Background: an optimization exercise with open tools, aiming at small area, a short achievable clock period and few clock cycles. Do not read the settings as production practice.
The RTL was checked by simulation tests, not by an equivalence proof against the original design.

===== flow/run.sh =====
#!/bin/bash
# synth_recipe.tcl (not shown) runs the flow's synth.tcl, then flattens the netlist and writes it again
# the make line also repeats each setting of config.mk as NAME=value (left out here)
make -C /OpenROAD-flow-scripts/flow DESIGN_CONFIG=/design/flow/config.mk WORK_HOME=/design/flow/orfs CLKGATE_MAP_FILE= SYNTH_SCRIPT=/design/flow/synth_recipe.tcl finish

===== flow/config.mk =====
export PLATFORM = sky130hd
export DESIGN_NAME = M_accel_ellipse_fill32
export DESIGN_NICKNAME = M_accel_ellipse_fill32
export VERILOG_FILES = /design/flow/design.v
export SDC_FILE = /design/flow/constraint.sdc
export NUM_CORES = 4
export LEC_CHECK = 0
export CAP_MARGIN = 20
export CORE_MARGIN = 2
export CORE_UTILIZATION = 40
export SLEW_MARGIN = 20

===== flow/constraint.sdc =====
create_clock -name core_clock -period 20.0 [get_ports {clock}]
set_input_delay 4.0000 -clock core_clock [delete_from_list [all_inputs] [get_ports {clock}]]
set_output_delay 4.0000 -clock core_clock [all_outputs]
set_load 0.01 [all_outputs]

===== flow/design.v =====
module M_accel_ellipse_fill32 (
        in_bus_ack,
        in_x0,
        in_x1,
        in_y0,
        in_y1,
        in_rgba,
        in_base,
        in_xstride,
        in_ystride,
        out_bus_cyc,
        out_bus_stb,
        out_bus_adr,
        out_bus_we,
        out_bus_dat_w,
        out_bus_sel,
        in_run,
        out_done,
        reset,
        clock
    );
    input  [0:0] in_bus_ack;
    input  [15:0] in_x0;
    input  [15:0] in_x1;
    input  [15:0] in_y0;
    input  [15:0] in_y1;
    input  [31:0] in_rgba;
    input  [31:0] in_base;
    input signed [15:0] in_xstride;
    input signed [15:0] in_ystride;
    output  [0:0] out_bus_cyc;
    output  [0:0] out_bus_stb;
    output  [31:0] out_bus_adr;
    output  [0:0] out_bus_we;
    output  [31:0] out_bus_dat_w;
    output  [15:0] out_bus_sel;
    input in_run;
    output out_done;
    input reset;
    input clock;
    reg signed [31:0] _t_xx;
    reg signed [31:0] _t_yy;
    reg signed [63:0] _t_xh;
    reg  [31:0] _d_yaddr;
    reg  [31:0] _q_yaddr;
    reg signed [15:0] _d_x;
    reg signed [15:0] _q_x;
    reg signed [15:0] _d_y;
    reg signed [15:0] _q_y;
    reg signed [15:0] _d_rw;
    reg signed [15:0] _q_rw;
    reg signed [15:0] _d_rh;
    reg signed [15:0] _q_rh;
    reg signed [31:0] _d_ww;
    reg signed [31:0] _q_ww;
    reg signed [31:0] _d_hh;
    reg signed [31:0] _q_hh;
    reg signed [63:0] _d_yw;
    reg signed [63:0] _q_yw;
    reg signed [63:0] _d_wh;
    reg signed [63:0] _q_wh;
    reg  [0:0] _d_bus_cyc;
    reg  [0:0] _q_bus_cyc;
    reg  [0:0] _d_bus_stb;
    reg  [0:0] _q_bus_stb;
    reg  [31:0] _d_bus_adr;
    reg  [31:0] _q_bus_adr;
    reg  [0:0] _d_bus_we;
    reg  [0:0] _q_bus_we;
    reg  [31:0] _d_bus_dat_w;
    reg  [31:0] _q_bus_dat_w;
    reg  [15:0] _d_bus_sel;
    reg  [15:0] _q_bus_sel;
    reg  [2:0] _d__idx_fsm0,_q__idx_fsm0;
    assign out_bus_cyc = _q_bus_cyc;
    assign out_bus_stb = _q_bus_stb;
    assign out_bus_adr = _q_bus_adr;
    assign out_bus_we = _q_bus_we;
    assign out_bus_dat_w = _q_bus_dat_w;
    assign out_bus_sel = _q_bus_sel;
    assign out_done = (_q__idx_fsm0 == 0)
           ;
    always @* begin
        _d_yaddr = _q_yaddr;
        _d_x = _q_x;
        _d_y = _q_y;
        _d_rw = _q_rw;
        _d_rh = _q_rh;
        _d_ww = _q_ww;
        _d_hh = _q_hh;
        _d_yw = _q_yw;
        _d_wh = _q_wh;
        _d_bus_cyc = _q_bus_cyc;
        _d_bus_stb = _q_bus_stb;
        _d_bus_adr = _q_bus_adr;
        _d_bus_we = _q_bus_we;
        _d_bus_dat_w = _q_bus_dat_w;
        _d_bus_sel = _q_bus_sel;
        _d__idx_fsm0 = _q__idx_fsm0;
        _t_xx = 0;
        _t_yy = 0;
        _t_xh = 0;
        (* full_case *)
        case (_q__idx_fsm0)
            1: begin
                _d_bus_cyc = 0;
                _d_bus_stb = 0;
                _d_bus_sel = 65535;
                _d_rh = (in_y1-in_y0)>>1;
                _d_rw = (in_x1-in_x0)>>1;
                _d_ww = _d_rw*_d_rw;
                _d_hh = _d_rh*_d_rh;
                _d_wh = (_d_ww)*(_d_hh);
                _d_yaddr = in_base;
                _d_y = -_d_rh;
                _d__idx_fsm0 = 2;
            end
            2: begin
                if (_q_y<_q_rh) begin
                    _d_bus_adr = (_q_yaddr);
                    _t_yy = _q_y*_q_y;
                    _d_yw = (_t_yy)*(_q_ww);
                    _d_x = -_q_rw;
                    _d__idx_fsm0 = 4;
                end else begin
                    _d__idx_fsm0 = 0;
                end
            end
            4: begin
                if (_q_x<_q_rw) begin
                    _t_xx = _q_x*_q_x;
                    _t_xh = (_t_xx)*(_q_hh);
                    if (_t_xh+_q_yw<_q_wh) begin
                        _d_bus_dat_w = in_rgba;
                        _d_bus_we = 1;
                        _d_bus_stb = 1;
                        _d_bus_cyc = 1;
                        if (!((_d_bus_stb&&_d_bus_we)&&!(_d_bus_stb&&in_bus_ack&&_d_bus_we))) begin
                            _d_bus_stb = 0;
                            _d_bus_adr = (_q_bus_adr+(in_xstride));
                            _d_x = _q_x+1;
                        end else begin
                        end
                    end else begin
                        _d_bus_adr = (_q_bus_adr+(in_xstride));
                        _d_x = _q_x+1;
                    end
                    _d__idx_fsm0 = 4;
                end else begin
                    _d__idx_fsm0 = 5;
                end
            end
            3: begin
                _d__idx_fsm0 = 0;
            end
            5: begin
                if (((_q_bus_stb&&_q_bus_we)&&!(_q_bus_stb&&in_bus_ack&&_q_bus_we))) begin
                    _d__idx_fsm0 = 5;
                end else begin
                    _d__idx_fsm0 = 6;
                end
            end
            6: begin
                _d_bus_cyc = 0;
                _d_bus_stb = 0;
                _d_yaddr = _q_yaddr+in_ystride;
                _d_y = _q_y+1;
                _d__idx_fsm0 = 2;
            end
            0: begin
            end
            default: begin
                _d__idx_fsm0 = {3{1'bx}};
            end
        endcase
    end
    always @(posedge clock) begin
        _q_yaddr <= _d_yaddr;
        _q_x <= _d_x;
        _q_y <= _d_y;
        _q_rw <= _d_rw;
        _q_rh <= _d_rh;
        _q_ww <= _d_ww;
        _q_hh <= _d_hh;
        _q_yw <= _d_yw;
        _q_wh <= _d_wh;
        _q_bus_cyc <= reset ? 1'b0 : _d_bus_cyc;
        _q_bus_stb <= reset ? 1'b0 : _d_bus_stb;
        _q_bus_adr <= _d_bus_adr;
        _q_bus_we <= _d_bus_we;
        _q_bus_dat_w <= _d_bus_dat_w;
        _q_bus_sel <= _d_bus_sel;
        _q__idx_fsm0 <= reset ? 0 : ( ~in_run ? 1 : _d__idx_fsm0);
    end
endmodule

### Clock nets

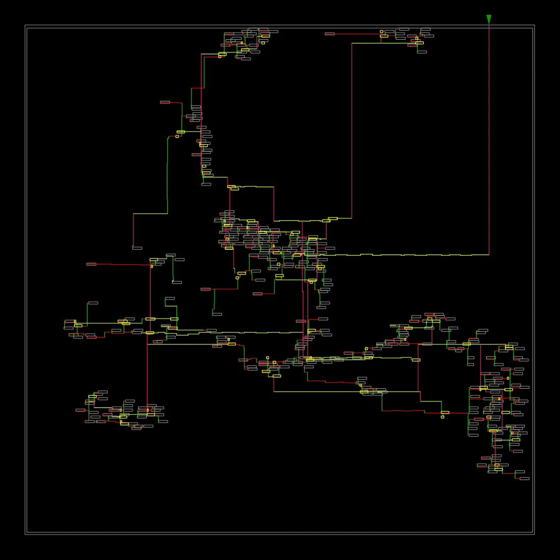
post-route clock skew: 0.03891 ns
Skew-Pair Late Insertion Delay: 0.73 ns
cts bufs inserted: 50
Seq cells: 341

### Critical path on the layout

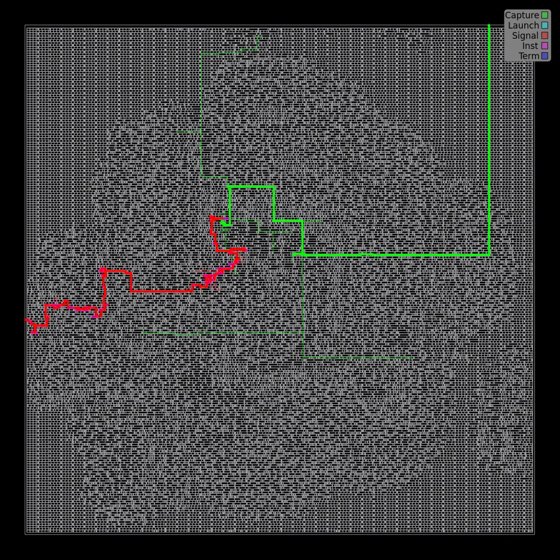
PnR worst setup slack: 0.8655 ns
min Tclk post-route: 19.13 ns
final core occ: 43.19%

### Cell area per tile

30 x 30 tiles, from black (low) to pale yellow (high), 0 to 100% covered.
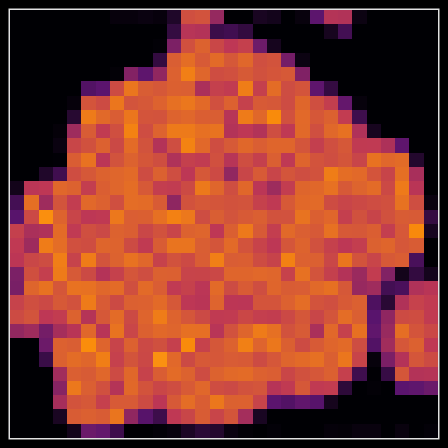
fullest tile	76%
mean over tiles	41%
emptiest ninth of the die	north-east
nearly empty tiles	24%
densest ninth of the die	centre
tiles over 75% full	0.30%

### Sequential cells coloured by netlist name

Bar = 200 um. Other sequential cells in the stronger grey, the rest of the logic in the fainter grey.
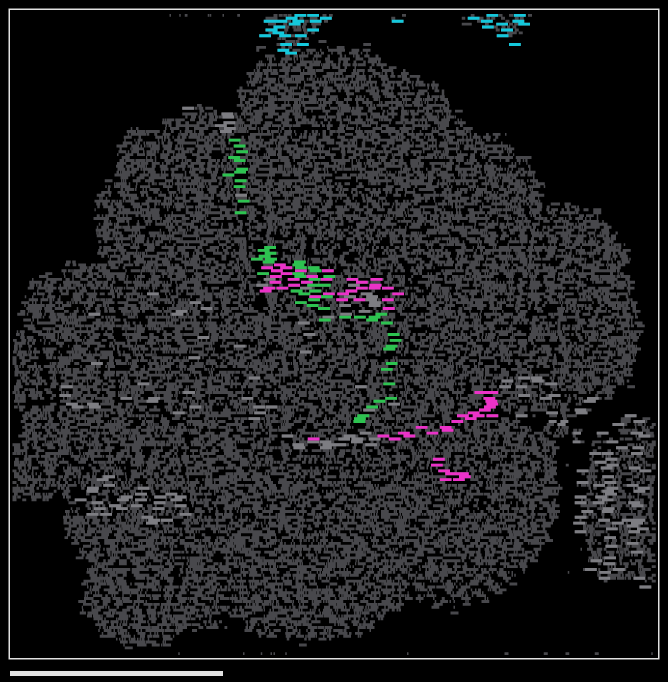
netlist name	colour	flops
_q_bus_dat_w	cyan	32
_q_yw	magenta	63
_q_wh	green	59
register cell area after layout: 10190 um^2
sequential share of cell area: 6.509%

### Metal 3

Bar = 200 um.
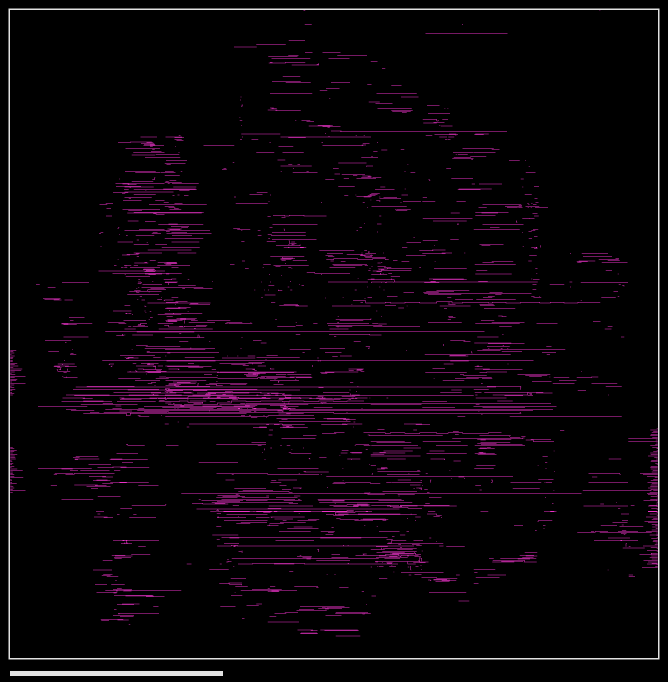
share of all routed wire	7.0%
nets with wire on the layer	932
wire length on this layer	28.5 mm
main direction	horizontal
final routed wirelength across all metal layers: 408700 um
overall via count from detail_route: 103900
met3 global-route usage: 3.633%

==> flow_summary.ini <==
[yosys]
most_used_standard_cell_by_instance_count_after_synthesis = inv_1
synth_seq_cells = 341
synth.yosys.warnings = 1
synth_sequential_area_ratio_pct = 6.993
yosys-mux-area-fraction_pct = 0.06354
synthAdderAreaFrac_pct = 58.98
yosys-top-cells-count = 4236 x inv_1, 3515 x fa_1, 2157 x nand2_1, 1243 x ha_1, 798 x and2_1
synth_simple_gate_area_share_pct = 13.42
post-synth-top-area-fraction_pct = 48.29
synth.area.top_cells = fa_1 48%, inv_1 11%, ha_1 11%
synth-main-ff-cell = edfxtp_1
dominant_combinational_cell_family_by_area_after_synthesis = adder cells
synth.largest_area_cell = fa_1
synth-edff-count = 336
synth_area_per_cell_um2 = 9.192
post_synth_inst_count = 15850
synth_compound_area_share_pct = 4.833
syn-cell-area_um2 = 145700
post_synth_xor_area_fraction_pct = 2.833
postSynth.asyncResetShare_pct = 0
synthDistinctLibCells = 93

[clock_tree]
postCtsResizedCells = 0
clk_transition_reported_paths_ns = 0.06
cts.htree.levels = 2
cts_hold_buffers = 0
cts_sinks = 341
cts_buffer_depth = 3
post-cts-setup-buffer-count = 0
clk_root_buffer_cell = clkbuf_16
tritoncts_clock_tree = yes

[die]
die_height_um = 607.6
die_x_um = 607.6
floorplan.rows = 221
fp.dieArea_um2 = 369100
count_of_boundary_i_o_pins = 248
core_area_um2 = 362500
initial_core_util_pct = 40.20

[hold_path]
cell_count_of_the_worst_hold_path = 1
holdCritStartpoint = _q_bus_cyc$_SDFFE_PP0P_
hold-path-endpoint = _q_bus_cyc$_SDFFE_PP0P_
hold_path_class = flip-flop to flip-flop

[drt]
drc_errors = 0
post_drt_via_cell_ratio = 5.028
routed_wire_length_per_instance_um = 19.79
drtPass1Iterations = 8
number_of_nets_with_antenna_violations_after_routing = 0
drt-initial-drc-count = 6900

[place]
dpl-instance-area_um2 = 154800
placement.io_buffers = 230
dp.cells = 20550
gpl.final_weighted_congestion = 0.9377
place.detailed.hpwl_um = 333900

[final_layout]
num-nets-final = 20730
fillCellCount = 35560
layoutNonFillerInstCount = 20660
drive_gt1_share_pct = 3.716
final_design_area_no_fill_um2 = 156600
final_cell_mix = 4234 x inv_1, 3515 x fa_1, 2157 x nand2_1, 1238 x ha_1, 798 x and2_1

[sta]
worst_slew_margin_rel_pct = 21.70
min_period_over_period_pct = 95.67
rsz_0062_raised_after_global_routing = no
max_clock_freq_ghz = 0.05226
report.final.setup_viol = 0
finalHoldWorstSlack_ns = 0.4788
timing.final.hold_violations = 0
maxSlewViolCount = 0
worst_pin_slew_ns = 1.164

[worst_setup_path]
timing_worst_setup_path_type = input port to flip-flop
cp-start-kind = input port
endpoint_kind = flip-flop
arrival_ns = 19.57
worst_r2r_path_depth = 63
timing.critical_path.slowest_cell_delay_ns = 0.56
worst-path-max-fanout = 6
worstSetupPathDepth = 55
cpMaxStageDelayCell = fa_1
rr_endpoint = _q_bus_adr[12]$_DFFE_PP_
ff2ff_setup_slack_ns = 0.92
cp.required_ns = 20.44
critical_path.top_delay_family = adder cells

[global_route]
via_count_of_the_first_global_routing_pass = 112700
antenna_violations_before_repair = 10
first_pass_grt_wire_length_um = 655500
grt_overflow = 0
gr-usage-all-layers_pct = 22.88
grt_start_max_net_pins = 144

[job]
max_cap_violations = 0

[outcome]
outcome = no timing/DRC/antenna violations
Testbench counts, summed over its fixed seeds: cycles 1,510,770.
flip-flops by register name, summed over array words and instances, names as in the netlist, 15 cells and up:
name	cells
_q_x	16
_q_y	16
_q_yw	63
_q_bus_dat_w	32
_q_rw	15
_q_bus_adr	32
_q_rh	15
_q_wh	59
_q_ww	28
_q_yaddr	32
_q_hh	28
worst max-delay path by stage:
| stage | from | endpoint | slack, ns |
|---|---|---|---|
| 4_1_cts | in_x0[1] | _q_wh[58]$_DFFE_PN_ | 0.74 |
| 3_3_place_gp | in_x0[1] | _q_wh[58]$_DFFE_PN_ | 0.15 |
| 2_1_floorplan | _q_x[15]$_DFFE_PP_ | _q_bus_adr[0]$_DFFE_PP_ | 1.19 |
| 6_report | in_x0[1] | _q_wh[47]$_DFFE_PN_ | 0.87 |
| 3_5_place_dp | in_x0[1] | _q_wh[58]$_DFFE_PN_ | -0.01 |
| 5_1_grt | _q_x[11]$_DFFE_PP_ | _q_bus_adr[12]$_DFFE_PP_ | 0.03 |
routing by layer:
metal  wire (um)  global-route usage, %
met5          17                      0
met4       15670                  7.380
met3       28520                  3.633
met2      191100                  37.76
met1      173400                  30.76
per-stage QoR:
step / setup slack, ns / setup TNS (ns)
2_1_floorplan: 1.194 / 0
3_3_place_gp: 0.1541 / 0
3_5_place_dp: -0.01176 / -0.01176
4_1_cts: 0.7404 / 0
5_1_grt: 0.03181 / 0
6_report: 0.8655 / 0
area by class of cell:
| type | count | area [um^2] | share of cell area (%) |
|---|---|---|---|
| Clock buffer | 62 | 1369 | 0.8743 |
| Timing Repair Buffer | 561 | 4832 | 3.086 |
| Tap cell | 4794 | 5998 | 3.831 |
| Clock inverter | 32 | 310.3 | 0.1982 |
| Antenna cell | 14 | 35.03 | 0.02238 |
| Multi-Input combinational cell | 10590 | 117800 | 75.27 |
| Sequential cell | 341 | 10190 | 6.509 |
| Inverter | 4259 | 15990 | 10.21 |
kinds of logic after synthesis:
| group | after synthesis |
|---|---|
| muxes | 9 |
| adders and majority gates | 4761 |
| buffers and inverters | 4971 |
| xor gates and xnor gates | 464 |
| other | 2 |
| and+or+nand+nor | 4205 |
| DFF | 341 |
| AOI/OAI and AO/OA | 1100 |

==> static timing again, ports no longer ideal <==
How much do the figures lean on ideal ports? The routed layout below was timed once more, with nothing changed but the port constraints. Step 1 sets driving cells, clkbuf_16 on the clock port and buf_2 on the other inputs (assumed; they add their load-dependent delay and slew). Step 2 also shifts input and output timing later by t, the mid clock arrival at the registers, as if the neighbouring blocks saw the same clock. a / b / c = no drivers / after step 1 / after step 2; a / b = the first two.
shift t [ns]: 0.818
setup WS [ns]: 0.866 / 0.924 / 0.131
clock arrival spread, ns: 0.039 / 0.039
worst slew at a driven data input, ns: 0.08
cell pins on the clock port's net: 1
After both steps this run still meets setup and hold. The setup slack of this run moves by +0.058 ns with the drivers and by -0.735 ns with both steps.
